Context: an optimization exercise on an open-source flow, tuned for small area and a short achievable clock period. The choices shown serve that exercise and are no tape-out recipe. The RTL was checked by simulation tests, not by an equivalence proof against the original design. Not every run is shown, and edits may drop behaviour that the tests do not exercise.

## flow/design.v in outline (module list and top-level ports)
// module fa: 4 lines
// module ha: 4 lines
// module pgn: 4 lines
// module gcn_g: 3 lines
// module gcn_p: 3 lines
// module gcp_g: 3 lines
// module gcp_p: 3 lines
// module bsel: 3 lines
// module mul53: 6619 lines
// module dpm: 13 lines
// module booth_enc: 10 lines
// module fp64_mul: 39 lines
module fp64_mul(input clk, input [63:0] a, input [63:0] b, output [63:0] p);
  // ...
==> flow/flow/run.sh <==
#!/bin/bash
# Own layout flow: the standard ORFS flow, with two changes.
#  1. Before synthesis, the generated leaf modules fa and bsel get the
#     library full adder / AND-OR-invert cell as their body (premap.py), so
#     synthesis keeps them instead of re-deriving them from gates.
#  2. Optional repair knobs (knobs.txt) are passed to ORFS's make.
# Every tool's output goes to a log file in this folder.
set -euo pipefail
cd "$(dirname "$0")/.."
W=$PWD
python3 flow/premap.py design.v design_premap.v > premap.log 2>&1
{
  echo "include $W/config.mk"
  echo "export VERILOG_FILES = $W/design_premap.v"
} > config_own.mk
KNOBS=""
if [[ -f flow/knobs.txt ]]; then KNOBS=$(grep -v '^#' flow/knobs.txt | tr '\n' ' '); fi
sed -e "s|DESIGN_CONFIG=[^ ]*|DESIGN_CONFIG=$W/config_own.mk $KNOBS|" standard.sh > standard_own.sh
bash standard_own.sh finish > flow.log 2>&1
test -f out/final.def
==> flow/flow/knobs.txt <==
SETUP_SLACK_MARGIN=22.5
==> flow/flow/premap.py <==
#!/usr/bin/env python3
"""Replace the bodies of the generated leaf modules (fa, bsel) in design.v with
instances of the matching sky130_fd_sc_hd cells, so synthesis keeps them as is."""
import re, sys
src, dst = sys.argv[1], sys.argv[2]
txt = open(src).read()
BODIES = {
    'fa': "  sky130_fd_sc_hd__fa_1 u_c (.A(a), .B(b), .CIN(ci), .SUM(s), .COUT(co));\n",
    'bsel_n': "  sky130_fd_sc_hd__a22oi_1 u_c (.A1(one), .A2(x1), .B1(two), .B2(x0), .Y(y));\n",
    'bsel_p': "  sky130_fd_sc_hd__a22o_1 u_c (.A1(one), .A2(x1), .B1(two), .B2(x0), .X(y));\n",
}
def repl(m):
    name, ports, body = m.group(1), m.group(2), m.group(3)
    if name == 'fa':
        b = BODIES['fa']
    elif name == 'pgn':
        b = ("  sky130_fd_sc_hd__nor2_1 u_g (.A(a), .B(b), .Y(g));\n"
             "  sky130_fd_sc_hd__xor2_1 u_p (.A(a), .B(b), .X(p));\n")
    elif name == 'ha' and '~' in body:
        b = ("  sky130_fd_sc_hd__xnor2_1 u_s (.A(a), .B(b), .Y(s));\n"
             "  sky130_fd_sc_hd__or2_1 u_c (.A(a), .B(b), .X(co));\n")
    elif name == 'gcn_g':
        b = "  sky130_fd_sc_hd__a21oi_1 u_c (.A1(ph), .A2(gl), .B1(gh), .Y(g));\n"
    elif name == 'gcp_g':
        b = "  sky130_fd_sc_hd__o21ai_1 u_c (.A1(ph), .A2(gl), .B1(gh), .Y(g));\n"
    elif name == 'gcn_p':
        b = "  sky130_fd_sc_hd__nand2_1 u_c (.A(ph), .B(pl), .Y(p));\n"
    elif name == 'gcp_p':
        b = "  sky130_fd_sc_hd__nor2_1 u_c (.A(ph), .B(pl), .Y(p));\n"
    elif name == 'bsel':
        b = BODIES['bsel_n'] if '~' in body else BODIES['bsel_p']
    else:
        return m.group(0)
    return f"module {name}({ports});\n{b}endmodule"
out = re.sub(r"module\s+(\w+)\s*\((.*?)\);(.*?)endmodule", repl, txt, flags=re.S)
open(dst, 'w').write(out)
==> flow/standard.sh <==
#!/bin/bash
# synth_recipe.tcl (not shown) runs the flow's synth.tcl, then flattens the netlist and writes it again
# the make line also repeats each setting of config.mk as NAME=value (left out here)
make -C /OpenROAD-flow-scripts/flow DESIGN_CONFIG=/design/flow/config.mk WORK_HOME=/design/flow/orfs CLKGATE_MAP_FILE= SYNTH_SCRIPT=/design/flow/synth_recipe.tcl "${@:-finish}"
==> flow/config.mk <==
export PLATFORM = sky130hd
export DESIGN_NAME = fp64_mul
export DESIGN_NICKNAME = fp64_mul
export VERILOG_FILES = /design/flow/design.v
export SDC_FILE = /design/flow/constraint.sdc
export NUM_CORES = 4
export LEC_CHECK = 0
export CAP_MARGIN = 30
export CORE_MARGIN = 2
export CORE_UTILIZATION = 55
export CTS_CLUSTER_DIAMETER = 60
export CTS_CLUSTER_SIZE = 10
export SLEW_MARGIN = 20
==> flow/constraint.sdc <==
create_clock -name core_clock -period 30.0 [get_ports {clk}]
set_input_delay 6.0000 -clock core_clock [delete_from_list [all_inputs] [get_ports {clk}]]
set_output_delay 6.0000 -clock core_clock [all_outputs]
set_load 0.01 [all_outputs]
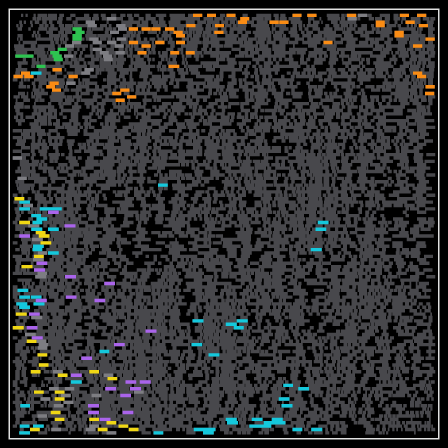
Fig. 1. Where the registers sit (run 1).
Other sequential cells in the stronger gray, the rest of the logic in the fainter gray.
Green stands for t_q, sequential cells 11, where top left. Purple stands for neg_q, sequential cells 26. Cyan stands for a_q, sequential cells 53. Yellow stands for one_q, sequential cells 27. Orange stands for mh_q, sequential cells 54, where a horizontal strip, top.
Seq/total area: 0.0603
FF+latch area: 4850 um2

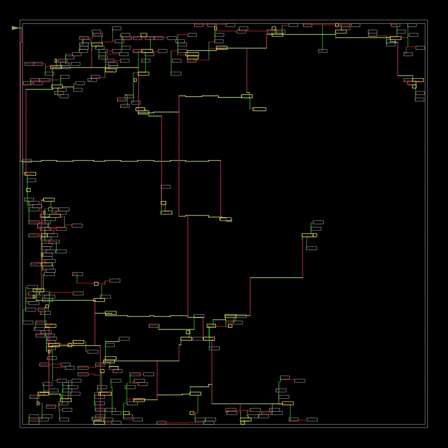
Fig. 2. The clock network (run 1).
TritonCTS Sinks: 224
Num CTS Buffers: 39

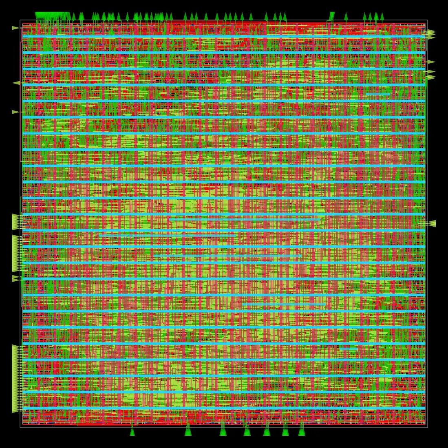
Fig. 3. Top view of the die (run 1).
Vert. Die Dim: 343 um
Die X: 343 um
num rows: 124

==> impl_metrics.tcl, run 1 <==
set metrics [dict create \
    grt_overflow_total 0 \
    clk_path_buf_depth 3 \
    crit_chain "buf_12 > buf_12 > buf_16 > mux2_4 > buf_6" \
    dp_worst_setup_slack_ps 20460 \
    h-tree-depth 2 \
    crit_cells 5 \
    status "complete, no violations" \
    slowest_stage "dfxtp_4" \
    path_delay_family "buffers and inverters" \
    synth_edf_count 0 \
    coreArea_um2 114000 \
    finalInstanceArea_um2 80500 \
    grt_max_degree 55 \
    grt_pass1_vias 58700 \
    synthCells 5893 \
    wl_met2_um 123000 \
    start_kind "flop" \
    area_growth_pct 27.3 \
    rsz0062_at_grt "true" \
    cp_num_buf_inv 4 \
    netlist_area_um2 63200 \
    use_met3 0.217 \
    routed_wl_um 304000 \
    setup_viol_count_final 0 \
    stdcell_count 7916 \
    use_met2 0.696 \
    critPathKind "flop to output pin" \
    max-slew-margin-rel 0.350 \
    tns_ps 0 \
    max_freq_ghz 0.127 \
]
run 1: placed cells by master (no fill, tap or decap), drive strengths merged, types with 12 or more instances in the layout:
master,synthesis,final
and3,15,15
clkbuf,184,72
nor2,151,151
xor2,1490,1490
fa,1326,1326
nand2b,30,30
nor4,34,34
conb,2,29
clkdlybuf4s50,0,107
nor2b,28,28
nand3b,23,23
o21ai,44,44
a21o,37,37
dfxtp,224,224
inv,51,60
nor3,36,36
a211oi,12,12
nand3,27,27
mux2,63,63
ha,47,47
a21oi,60,60
buf,169,580
or2,89,89
o21bai,14,14
nand4,25,25
xnor2,109,109
bufbuf,0,36
nand2,58,59
a22oi,1456,1456
run 1: area by class of cell:
type                    instances  area [um2]  share of cell area
diodes                          5        12.5            0.000155
clock buffers                  49        1060              0.0132
clock inverters                21         236             0.00294
inverters                      51         191             0.00238
multi-input cells            5293       61700               0.767
flip-flops and latches        224        4850              0.0603
well taps                    1512        1890              0.0235
repair buffers                761       10500               0.130
run 1: cell families after synthesis:
kind of cell / share of synthesized area
other: 0.000119
muxes: 0.0128
and+or+nand+nor: 0.0456
buffers and inverters: 0.0242
adders and majority gates: 0.429
AOI/OAI and AO/OA: 0.195
xor gates and xnor gates: 0.222
DFF: 0.0710
==> run 2, diff against run 1 <==
==> flow/flow/knobs.txt (replaced) <==
SETUP_SLACK_MARGIN=22
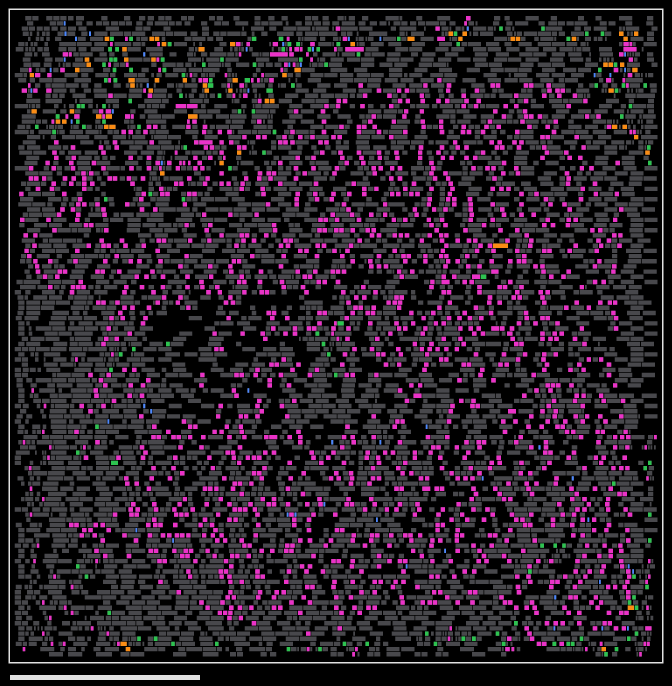
Fig. 4. Gate-type map (run 2).
Scale bar: 100 um.
Orange stands for non-inverting ao/oa cells, cells 63, where a horizontal strip, top. Blue stands for inv cells, cells 51, where widely spread. Magenta stands for aoi and oai cells, cells 1,608, where widely spread. Green stands for and/or cells, cells 127, where widely spread.
commonest non-fill, non-tap cell in the layout: a22oi_1
Final Instance Count excl. Fillers: 7,731
multi-input combinational area share: 0.794

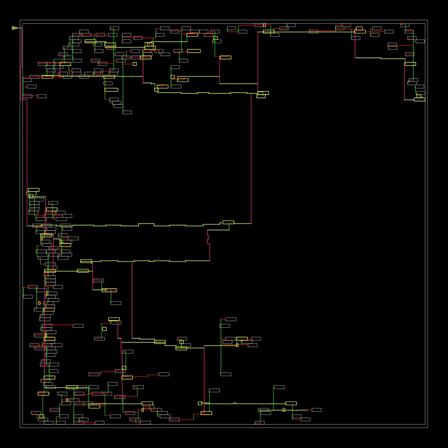
Fig. 5. The clock network (run 2).
clock buffer count: 48
Skew-Pair Late Insertion Delay: 630 ps

==> impl_metrics.tcl, run 2 <==
set metrics [dict create \
    max_freq_ghz 0.123 \
    setup_viol_count_final 0 \
    tns_ps 0 \
    hold_depth 1 \
    ys_async_sr_fraction 0 \
    grt_overflow_total 0 \
    route.detailed.drc 0 \
    synth_compound_area_frac 0.195 \
    synth_most_common_cell "xor2_1" \
    num_rows 124 \
    design.portCount 193 \
    start_kind "flop" \
    h-tree-depth 2 \
    cts.sinks 224 \
    grt_max_degree 55 \
    grt_pass1_vias 56700 \
    cts_buffers 38 \
    dp_worst_setup_slack_ps 20240 \
    clk_path_buf_depth 3 \
    hp-class "flop to flop" \
    synth_top_family_by_area "adder cells" \
    max-slew-margin-rel 0.346 \
    fin_worst_skew_ps 51.0 \
    yosysWarnings 1 \
    yosys.area_share.adder 0.429 \
    rsz0062_at_grt "true" \
    synth_xor_area_frac 0.222 \
    netlist_area_um2 63200 \
    synth_edf_count 0 \
    coreArea_um2 114000 \
    utilization 0.640 \
    synthMuxAreaShare 0.0128 \
    die_x_um 343 \
    synthCells 5893 \
    synth_simple_gate_area_frac 0.0456 \
    start_util 0.553 \
    clkSlewWorstSetupHoldPaths_ps 50 \
    die_y_um 343 \
    most-common-layout-cells "a22oi_1 (1,450), xor2_1 (1,435), fa_1 (1,299)" \
    status "complete, no violations" \
    cp.required_ps 24000 \
]
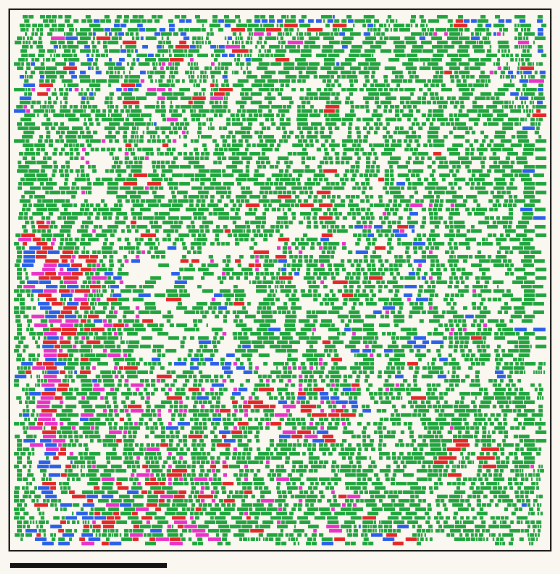
Fig. 6. Drive-strength map (run 2).
Scale bar: 100 um.
Red stands for x6 and larger, cells 240. Blue stands for x2, cells 264. Green stands for x1 and smaller, cells 5,427. Magenta stands for x3 and x4, cells 283.
final worst slack: 21,870 ps
Synth-to-Final Area Change: 15.7%
Finished Cell Area: 73,100 um2
Repair and plain buffers: 580

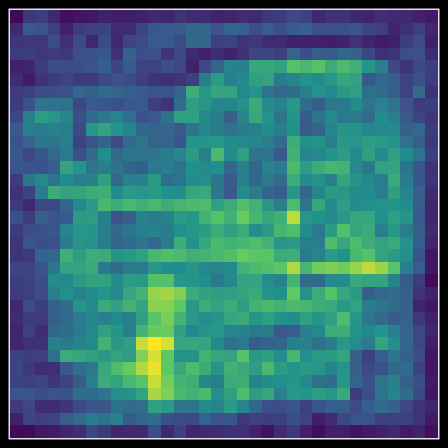
Fig. 7. Routed metal per tile (run 2).
The die is cut into 34 by 34 equal tiles; dark purple is low, yellow is high, scaled to the fullest tile. Values are wire area over tile area, all layers added.
32% of the tiles are over half the peak. The mean over all tiles is 0.44. The fullest tile reaches 1.1. The emptiest ninth of the die: top left. The densest ninth of the die: middle.
DR vias: 56,200
wire per inst: 36.2 um
WL final: 280,000 um
Total GRT Usage: 0.460

-- run 2: critical path: stages (launching register included) --
cell,delay [ps]
dfxtp_4,450
buf_12,210
mux2_2,360
clkdlybuf4s50_1,500
-- run 2: metal layers --
layer	global-route usage	part of all wire	wire length (um)	vias up
li1	-	-	-	21600
met1	0.595	0.36	100000	28200
met2	0.662	0.41	115000	5308
met3	0.177	0.16	43500	1091
met4	0.259	0.074	20700	10
met5	0.00801	0.0016	444	-
-- run 2: cell type report --
cell class | count | area [um2]
clock buffer | 48 | 1030
multi-input combinational | 5293 | 58100
timing repair buffer | 580 | 6900
clock inverter | 18 | 198
tap | 1512 | 1890
fill | 9413 | 41100
inverter | 51 | 191
sequential | 224 | 4810
antenna | 5 | 12.5
-- run 2: what timing repair did --
action	in CTS	in global routing
gates resized for setup	177	323
pin swaps	6	20
setup buffers	50	163
cloned	5	18
setup endpoints to repair	121	113
hold buffers	0	0
==> run 3: too many edits to list; what changed since run 2 <==
flow/design.v: 6708 -> 7002 lines; modules unchanged: 9
  mul53: edited, 6619 -> 6916 lines
  dpm: edited, 13 -> 8 lines
  fp64_mul: edited, 39 -> 41 lines
==> module dpm as of run 3 <==
module dpm(input [52:0] A, input [26:0] ONE, input [26:0] TWO, input [26:0] NEG,
           input [10:0] T, output [53:0] MH, output [10:0] E0, output [10:0] E1);
    wire [105:0] N3;
    mul53 u_mul(.A(A), .ONE(ONE), .TWO(TWO), .NEG(NEG), .P(N3));
    assign MH = N3[105:52];
    assign E0 = (&T) ? 11'h7ff : T;
    assign E1 = (&T) ? 11'h7ff : T + 11'd1;
endmodule
==> module fp64_mul as of run 3 <==
module fp64_mul(input clk, input [63:0] a, input [63:0] b, output [63:0] p);
    wire [10:0] ea = a[62:52], eb = b[62:52];
    wire [51:0] ma = a[51:0],  mb = b[51:0];
    wire [26:0] one, two, neg;
    booth_enc u_enc(.y({|eb, mb}), .one(one), .two(two), .neg(neg));
    wire inf  = ((&ea) & ~(|ma)) | ((&eb) & ~(|mb));
    wire zero = (~(|ea) & ~(|ma)) | (~(|eb) & ~(|mb));
    reg  [52:0] a_q;
    reg  [26:0] one_q, two_q;
    reg  [25:0] neg_q;
    reg  [10:0] t_q;
    reg         s_q, inf_q, zero_q;
    wire [53:0] mh;
    wire [10:0] e0, e1;
    dpm u_dpm(.A(a_q), .ONE(one_q), .TWO(two_q), .NEG({1'b0, neg_q}),
              .T(t_q), .MH(mh), .E0(e0), .E1(e1));
    reg  [53:0] mh_q;
    reg  [10:0] e0_q, e1_q;
    reg         s2_q, inf2_q, zero2_q;
    always @(posedge clk) begin
        a_q     <= {|ea, ma};
        one_q   <= one;
        two_q   <= two;
        neg_q   <= neg[25:0];
        t_q     <= ea + eb - 11'd1023;
        s_q     <= a[63] ^ b[63];
        inf_q   <= inf;
        zero_q  <= zero;
        mh_q    <= mh;
        e0_q    <= e0;
        e1_q    <= e1;
        s2_q    <= s_q;
        inf2_q  <= inf_q;
        zero2_q <= zero_q;
    end
    wire [51:0] m3 = mh_q[53] ? mh_q[52:1] : mh_q[51:0];
    wire [10:0] e3 = mh_q[53] ? e1_q : e0_q;
    assign p = inf2_q  ? {1'b0, 11'h7ff, 52'd0} :
               zero2_q ? 64'd0 :
                         {s2_q, e3, m3};
endmodule
==> flow/flow/knobs.txt (replaced) <==
SETUP_SLACK_MARGIN=22.5
--- a/flow/config.mk
+++ b/flow/config.mk
@@ -6,5 +6,5 @@
 export NUM_CORES = 4
 export LEC_CHECK = 0
-export CAP_MARGIN = 30
+export CAP_MARGIN = 20
 export CORE_MARGIN = 2
 export CORE_UTILIZATION = 55
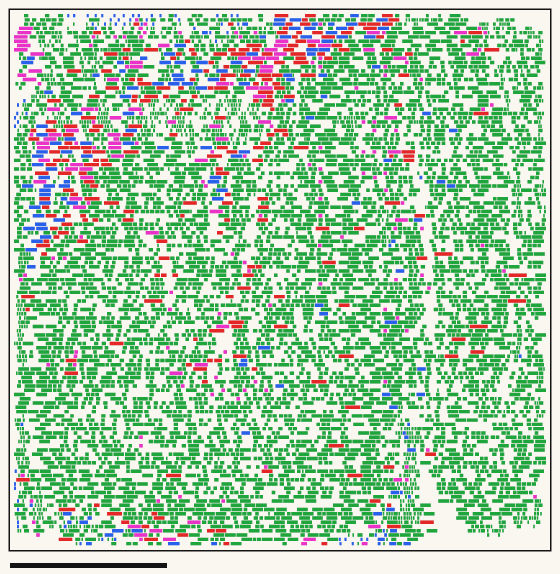
Fig. 8. Drive-strength map (run 3).
Scale bar: 100 um.
Red stands for x6 and larger, cells 253. Green stands for x1 and smaller, cells 5,667. Blue stands for x2, cells 211. Magenta stands for x3 and x4, cells 199.
Repair and plain buffers: 509
final worst slack: 22,100 ps
Finished Cell Area: 72,600 um2
Synth-to-Final Area Change: 13.5%

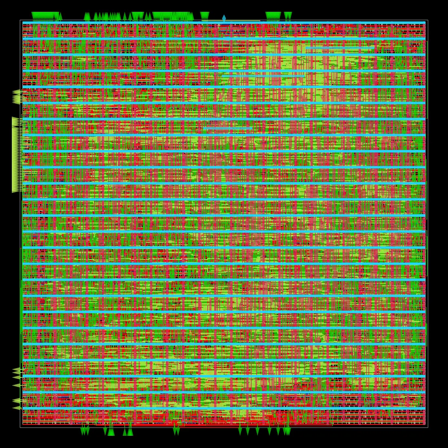
Fig. 9. Top view of the die (run 3).
Final Instance Count excl. Fillers: 7,855
WL final: 288,000 um
num rows: 125
Vert. Die Dim: 345 um
Final Util: 0.627

==> impl_metrics.tcl, run 3 <==
set metrics [dict create \
    start_util 0.552 \
    h-tree-depth 2 \
    hp-class "flop to flop" \
    highest_layer "met5" \
    status "complete, no violations" \
    clkSlewWorstSetupHoldPaths_ps 60 \
    synth_xor_area_frac 0.223 \
    multiInputGateArea_um2 58100 \
    vias 57200 \
    synthCells 6088 \
    yosysWarnings 1 \
    dp_worst_setup_slack_ps 21330 \
    seqCellArea_um2 4830 \
    fillers 9719 \
    cts_buffers 35 \
    postCtsSetupBuffers 86 \
    design.portCount 193 \
    track_usage 0.474 \
    slowest_delay_ps 410 \
    synth_edf_count 0 \
    yosys.area_share.adder 0.424 \
    grt_max_degree 58 \
    cts_resized 469 \
    synth_top_family_by_area "adder cells" \
    max-slew-margin-rel 0.354 \
    critPathKind "flop to output pin" \
    grt_overflow_total 0 \
    grt_pass1_vias 60200 \
    use_met3 0.178 \
    wl_met3_um 39200 \
    die_x_um 345 \
    hold_buffers 0 \
    clk_path_buf_depth 3 \
    grtUsageMet1 0.552 \
    route.detailed.drc 0 \
    start_kind "flop" \
    cp.required_ps 24000 \
]
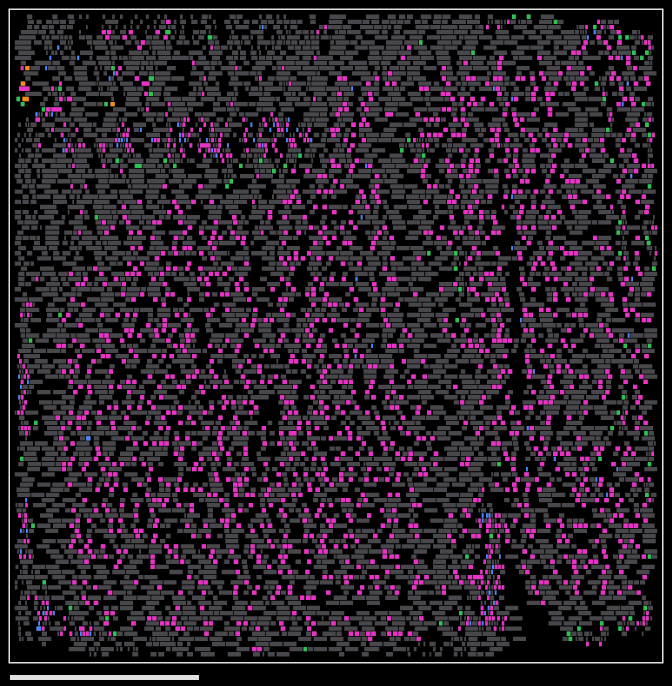
Fig. 10. Gate-type map (run 3).
Scale bar: 100 um.
Orange stands for non-inverting ao/oa cells, cells 4, where top left. Blue stands for inv cells, cells 92, where widely spread. Green stands for and/or cells, cells 87, where widely spread. Magenta stands for aoi and oai cells, cells 1,752, where widely spread.
multi-input combinational area share: 0.801
commonest non-fill, non-tap cell in the layout: xor2_1

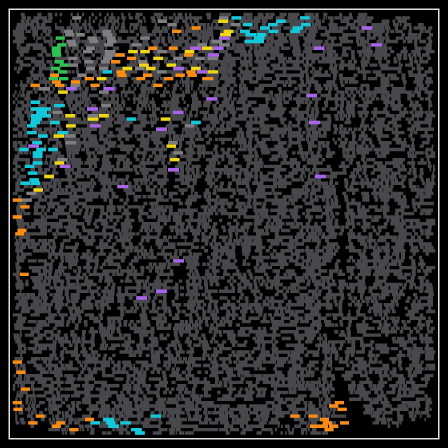
Fig. 11. Where the registers sit (run 3).
Other sequential cells in the stronger gray, the rest of the logic in the fainter gray.
Yellow stands for one_q, sequential cells 27. Orange stands for mh_q, sequential cells 54, where widely spread. Cyan stands for a_q, sequential cells 53. Green stands for t_q, sequential cells 11, where top left. Purple stands for neg_q, sequential cells 26.
Another 55 sequential cells are not colored.
Seq/total area: 0.0666

==> run 3: cell types whose count changed after synthesis, moves of 27 or more <==
cell      before   now
a21o_1        37     3
a21oi_1       60   149
buf_1        165     9
buf_2          1   295
clkbuf_1     184    49
inv_1         51    91
mux2_2        63     0
mux2i_1       10    63
nand2_1       57   131
nor2_1       151   239
nor3_1        36     5
o21ai_1        0   101
xor2_1      1490  1517
==> run 3: critical path: cells and delay by family, from the launching register on <==
family	cells	cell delay, ps
simple gates	1	60
mux	1	250
buf+inv	4	550
flops	1	410
==> run 3: final cells by class <==
cell class / count / area share
repair buffers: 509 / 0.0860
well taps: 1524 / 0.0263
inverters: 91 / 0.00476
clock buffers: 45 / 0.0133
flip-flops and latches: 226 / 0.0666
repair inverters: 1 / 0.000103
multi-input cells: 5446 / 0.801
diodes: 1 / 0.0000345
clock inverters: 12 / 0.00205
==> run 4, diff against run 3 <==
--- a/flow/config.mk
+++ b/flow/config.mk
@@ -6,7 +6,7 @@
 export NUM_CORES = 4
 export LEC_CHECK = 0
-export CAP_MARGIN = 20
+export CAP_MARGIN = 30
 export CORE_MARGIN = 2
-export CORE_UTILIZATION = 55
+export CORE_UTILIZATION = 65
 export CTS_CLUSTER_DIAMETER = 60
 export CTS_CLUSTER_SIZE = 10
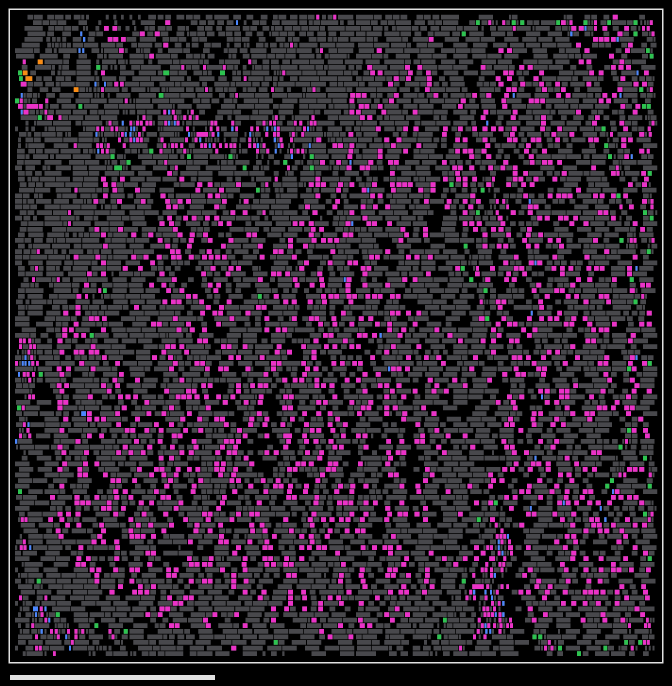
Fig. 12. Gate-type map (run 4).
Scale bar: 100 um.
Green stands for and/or cells, cells 86, where widely spread. Magenta stands for aoi and oai cells, cells 1,752, where widely spread. Orange stands for non-inverting ao/oa cells, cells 4, where top left. Blue stands for inv cells, cells 92, where widely spread.
Final Instance Count excl. Fillers: 7,614
multi-input combinational area share: 0.803

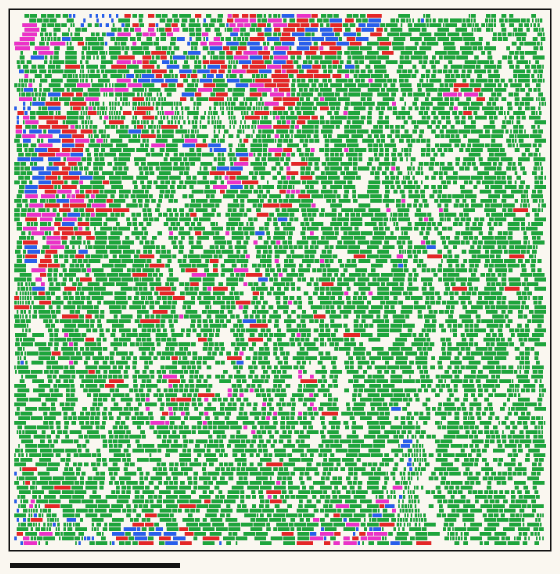
Fig. 13. Drive-strength map (run 4).
Scale bar: 100 um.
Red stands for x6 and larger, cells 281. Green stands for x1 and smaller, cells 5,652. Blue stands for x2, cells 180. Magenta stands for x3 and x4, cells 211.
final worst slack: 22,050 ps
Synth-to-Final Area Change: 13.6%
Repair and plain buffers: 505
Finished Cell Area: 72,700 um2

==> impl_metrics.tcl, run 4 <==
set metrics [dict create \
    setup_viol_count_final 0 \
    grt_max_degree 55 \
    hp-class "flop to flop" \
    cp_num_buf_inv 4 \
    tns_ps 0 \
    route.detailed.drc 0 \
    top_usage_layer "met2" \
    drt-met1-wl_um 86600 \
    rsz0062_at_grt "true" \
    grt_overflow_total 0 \
    status "complete, no violations" \
    synth_edf_count 0 \
    fin_worst_skew_ps 39.6 \
    most-common-layout-cells "xor2_1 (1,503), a22oi_1 (1,455), fa_1 (1,324)" \
    synth_most_common_cell "xor2_1" \
    cts.sinks 226 \
    slowest_stage "dfxtp_4" \
    coreArea_um2 98000 \
    netlist_area_um2 63900 \
    final_common_cell "xor2_1" \
    wl_met2_um 116000 \
    start_kind "flop" \
    max_freq_ghz 0.126 \
    grtUsageMet1 0.600 \
    highest_layer "met5" \
    yosysWarnings 1 \
]
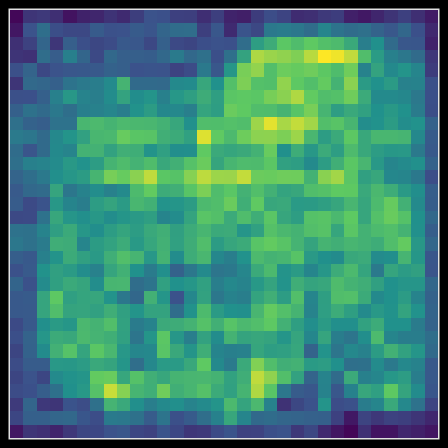
Fig. 14. Routed metal per tile (run 4).
The die is cut into 32 by 32 equal tiles; dark purple is low, yellow is high, scaled to the fullest tile. Values are wire area over tile area, all layers added.
0.20% of the tiles are nearly empty. The emptiest ninth of the die: top left. The fullest tile reaches 1.1. The mean over all tiles is 0.53. 54% of the tiles are over half the peak.
Total GRT Usage: 0.535
WL final: 280,000 um
wire per inst: 36.7 um
DR vias: 59,000

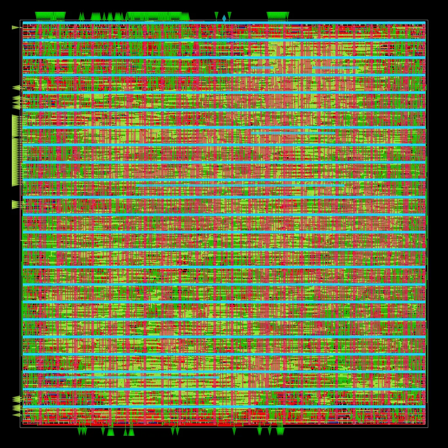
Fig. 15. Top view of the die (run 4).
die area: 101,000 um2
num rows: 115

run 4: area by class of cell:
| class | instances | area [um2] | share of cell area |
|---|---|---|---|
| flip-flops and latches | 226 | 4820 | 0.0663 |
| inverters | 91 | 345 | 0.00475 |
| clock buffers | 44 | 931 | 0.0128 |
| multi-input cells | 5445 | 58300 | 0.803 |
| clock inverters | 12 | 130 | 0.00179 |
| repair buffers | 505 | 6500 | 0.0894 |
| repair inverters | 1 | 7.51 | 0.000103 |
| well taps | 1287 | 1610 | 0.0222 |
| diodes | 3 | 7.51 | 0.000103 |
run 4: cells by family (layout without fill, tap and decap cells):
logic type | count (synthesis) | count (layout) | share of synthesized area
AND/OR/NAND/NOR | 594 | 594 | 0.0443
XOR/XNOR | 1631 | 1631 | 0.223
buffers and inverters | 444 | 653 | 0.0318
adder cells (fa/ha/maj) | 1372 | 1372 | 0.424
multiplexers | 63 | 63 | 0.00986
AO/OA/AOI/OAI | 1756 | 1756 | 0.195
flip-flops | 226 | 226 | 0.0708
other | 2 | 32 | 0.000117
==> run 5, diff against run 4 <==
--- a/flow/design.v
+++ b/flow/design.v
@@ -6943,10 +6943,15 @@
 endmodule
 module dpm(input [52:0] A, input [26:0] ONE, input [26:0] TWO, input [26:0] NEG,
-           input [10:0] T, output [53:0] MH, output [10:0] E0, output [10:0] E1);
+           input [10:0] T, input S, input INF, input ZERO,
+           output [53:0] MH, output [10:0] E0, output [10:0] E1, output SO);
     wire [105:0] N3;
     mul53 u_mul(.A(A), .ONE(ONE), .TWO(TWO), .NEG(NEG), .P(N3));
-    assign MH = N3[105:52];
-    assign E0 = (&T) ? 11'h7ff : T;
-    assign E1 = (&T) ? 11'h7ff : T + 11'd1;
+    wire kill = INF | ZERO;
+    wire [10:0] ex0 = (&T) ? 11'h7ff : T;
+    wire [10:0] ex1 = (&T) ? 11'h7ff : T + 11'd1;
+    assign MH = kill ? 54'd0 : N3[105:52];
+    assign E0 = INF ? 11'h7ff : ZERO ? 11'd0 : ex0;
+    assign E1 = INF ? 11'h7ff : ZERO ? 11'd0 : ex1;
+    assign SO = S & ~kill;
 endmodule
 module booth_enc(input [52:0] y, output [26:0] one, output [26:0] two, output [26:0] neg);
@@ -6974,9 +6979,11 @@
     wire [53:0] mh;
     wire [10:0] e0, e1;
+    wire        so;
     dpm u_dpm(.A(a_q), .ONE(one_q), .TWO(two_q), .NEG({1'b0, neg_q}),
-              .T(t_q), .MH(mh), .E0(e0), .E1(e1));
+              .T(t_q), .S(s_q), .INF(inf_q), .ZERO(zero_q),
+              .MH(mh), .E0(e0), .E1(e1), .SO(so));
     reg  [53:0] mh_q;
     reg  [10:0] e0_q, e1_q;
-    reg         s2_q, inf2_q, zero2_q;
+    reg         s2_q;
     always @(posedge clk) begin
         a_q     <= {|ea, ma};
@@ -6991,12 +6998,8 @@
         e0_q    <= e0;
         e1_q    <= e1;
-        s2_q    <= s_q;
-        inf2_q  <= inf_q;
-        zero2_q <= zero_q;
+        s2_q    <= so;
     end
     wire [51:0] m3 = mh_q[53] ? mh_q[52:1] : mh_q[51:0];
     wire [10:0] e3 = mh_q[53] ? e1_q : e0_q;
-    assign p = inf2_q  ? {1'b0, 11'h7ff, 52'd0} :
-               zero2_q ? 64'd0 :
-                         {s2_q, e3, m3};
+    assign p = {s2_q, e3, m3};
 endmodule
--- a/flow/config.mk
+++ b/flow/config.mk
@@ -6,8 +6,8 @@
 export NUM_CORES = 4
 export LEC_CHECK = 0
-export CAP_MARGIN = 30
+export CAP_MARGIN = 40
 export CORE_MARGIN = 2
-export CORE_UTILIZATION = 65
+export CORE_UTILIZATION = 60
 export CTS_CLUSTER_DIAMETER = 60
 export CTS_CLUSTER_SIZE = 10
-export SLEW_MARGIN = 20
+export SLEW_MARGIN = 30
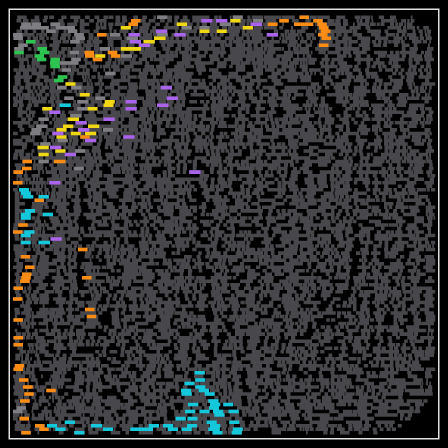
Fig. 16. Where the registers sit (run 5).
Other sequential cells in the stronger gray, the rest of the logic in the fainter gray.
Orange stands for mh_q, sequential cells 54, where widely spread. Cyan stands for a_q, sequential cells 53. Yellow stands for one_q, sequential cells 27, where top left. Green stands for t_q, sequential cells 11, where top left. Purple stands for neg_q, sequential cells 26.
Final Util: 0.678
FF+latch area: 4770 um2

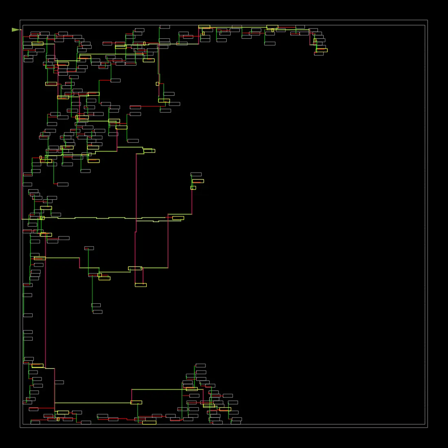
Fig. 17. The clock network (run 5).
Final Skew: 22.9 ps

==> impl_metrics.tcl, run 5 <==
set metrics [dict create \
    cts_resized 198 \
    route.detailed.drc 0 \
    synthCells 6088 \
    track_usage 0.481 \
    clkSlewWorstSetupHoldPaths_ps 60 \
    drt-met1-wl_um 89400 \
    dp_worst_setup_slack_ps 21610 \
    design.portCount 193 \
    coreArea_um2 106000 \
    rsz0062_at_grt "true" \
    use_met2 0.718 \
    grtUsageMet1 0.567 \
    area_growth_pct 11.9 \
    slowest_stage "clkdlybuf4s50_1" \
    grt_overflow_total 0 \
    max_freq_ghz 0.123 \
    setup_viol_count_final 0 \
    grt_pass1_vias 59700 \
    wl_met3_um 37900 \
    use_met3 0.194 \
    max-slew-margin-rel 0.380 \
    path_delay_family "buffers and inverters" \
    final_common_cell "xor2_1" \
    start_util 0.606 \
    worst_slack_ps 21890 \
    clk_path_buf_depth 3 \
    finalInstanceArea_um2 71600 \
    wl_per_cell_um 34.6 \
    ys_async_sr_fraction 0 \
    top_usage_layer "met2" \
    synth_most_common_cell "xor2_1" \
    insertion_delay_ps 630 \
    cts_buffers 30 \
    wl_met2_um 115000 \
    h-tree-depth 1 \
    yosysWarnings 1 \
    postCtsSetupBuffers 38 \
    start_kind "flop" \
    status "complete, no violations" \
    vias 56800 \
    hold_depth 2 \
    most-common-layout-cells "xor2_1 (1,503), a22oi_1 (1,455), fa_1 (1,323)" \
    crit_cells 3 \
    hp-class "flop to flop" \
    cp_num_buf_inv 2 \
    cts.sinks 224 \
    hold_buffers 0 \
]
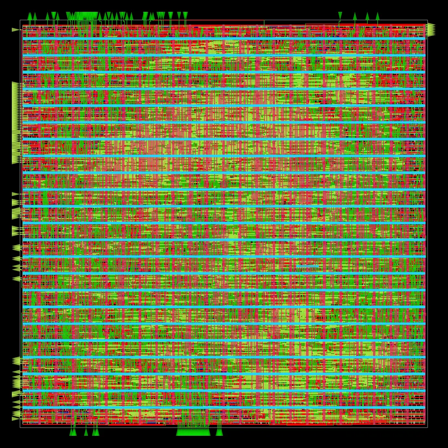
Fig. 18. Top view of the die (run 5).
num rows: 119
Vert. Die Dim: 331 um

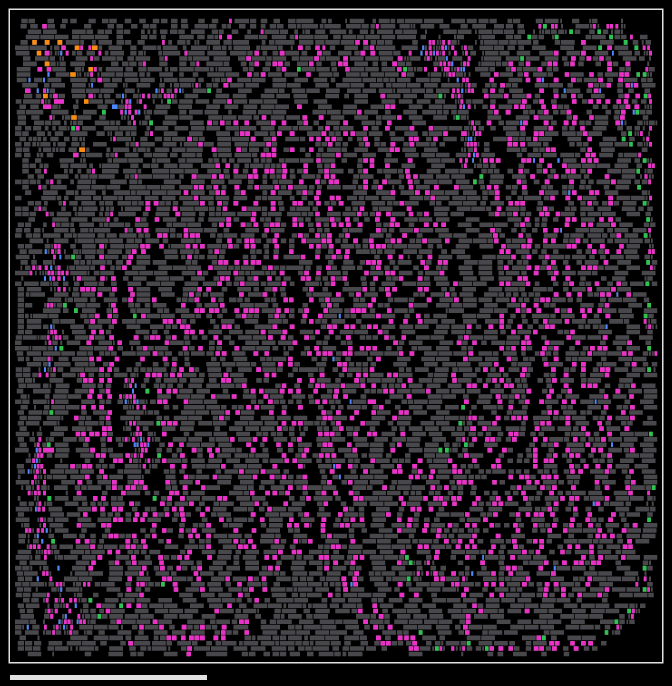
Fig. 19. Gate-type map (run 5).
Scale bar: 100 um.
Magenta stands for aoi and oai cells, cells 1,750, where widely spread. Blue stands for inv cells, cells 90, where widely spread. Orange stands for non-inverting ao/oa cells, cells 13, where top left. Green stands for and/or cells, cells 78, where widely spread.
Final Instance Count excl. Fillers: 7,692
multi-input combinational area share: 0.809

run 5: cell count changes in the layout (fill, tap and decap cells not counted), moves of 22 or more:
cell and delta:
buf_16 -22, buf_2 -37, clkdlybuf4s50_1 +57, mux2_2 +49, mux2i_1 -37, nor2_1 +46
nor2_4 -22
run 5: layout make-up:
class                      count  area (um2)
tap                         1391        1740
clock inverter                 7         100
sequential                   224        4770
timing repair buffer         483        5840
clock buffer                  40         852
antenna                        1        2.50
multi-input combinational   5456       57900
fill                        8473       34000
inverter                      90         343
run 5: cells by family after synthesis:
logic type	share of synthesized area
adders and majority gates	0.424
DFF	0.0701
and+or+nand+nor	0.0443
muxes	0.0112
AOI/OAI and AO/OA	0.196
buffers and inverters	0.0315
other	0.000117
xor gates and xnor gates	0.223

-- port drivers added, routing unchanged --
How much do the figures lean on ideal ports? The routed layouts below were timed once more, with nothing changed but the port constraints.
Step 1 sets driving cells, clkbuf_16 on the clock port and buf_2 on the other inputs (assumed; they add their load-dependent delay and slew).
Step 2 adds t to the input delays and takes it off the output delays; t is the mean of the earliest and latest rising clock arrival at the registers after step 1. Input paths then give back, and output paths get back, about the clock's delay inside the block.
Slacks: no drivers / after step 1 / after step 2; pairs: no drivers / after step 1.
run | shift t [ns] | setup WS [ns] | slew at the worst register clock pin (ns) | worst slew at a driven data input, ns
run 1 | 0.718 | 22.126 / 22.045 / 21.844 | 0.06 / 0.06 | 0.07
run 2 | 0.691 | 21.871 / 21.788 / 21.294 | 0.06 / 0.06 | 0.05
run 3 | 0.685 | 22.105 / 22.029 / 21.785 | 0.06 / 0.06 | 0.06
run 4 | 0.662 | 22.053 / 21.978 / 21.938 | 0.06 / 0.06 | 0.06
run 5 | 0.688 | 21.895 / 21.829 / 21.891 | 0.06 / 0.06 | 0.06
After both steps setup and hold are still met in every run listed. For run 2, which loses most, drivers alone change the setup slack by -0.083 ns; drivers and shift together by -0.577 ns.
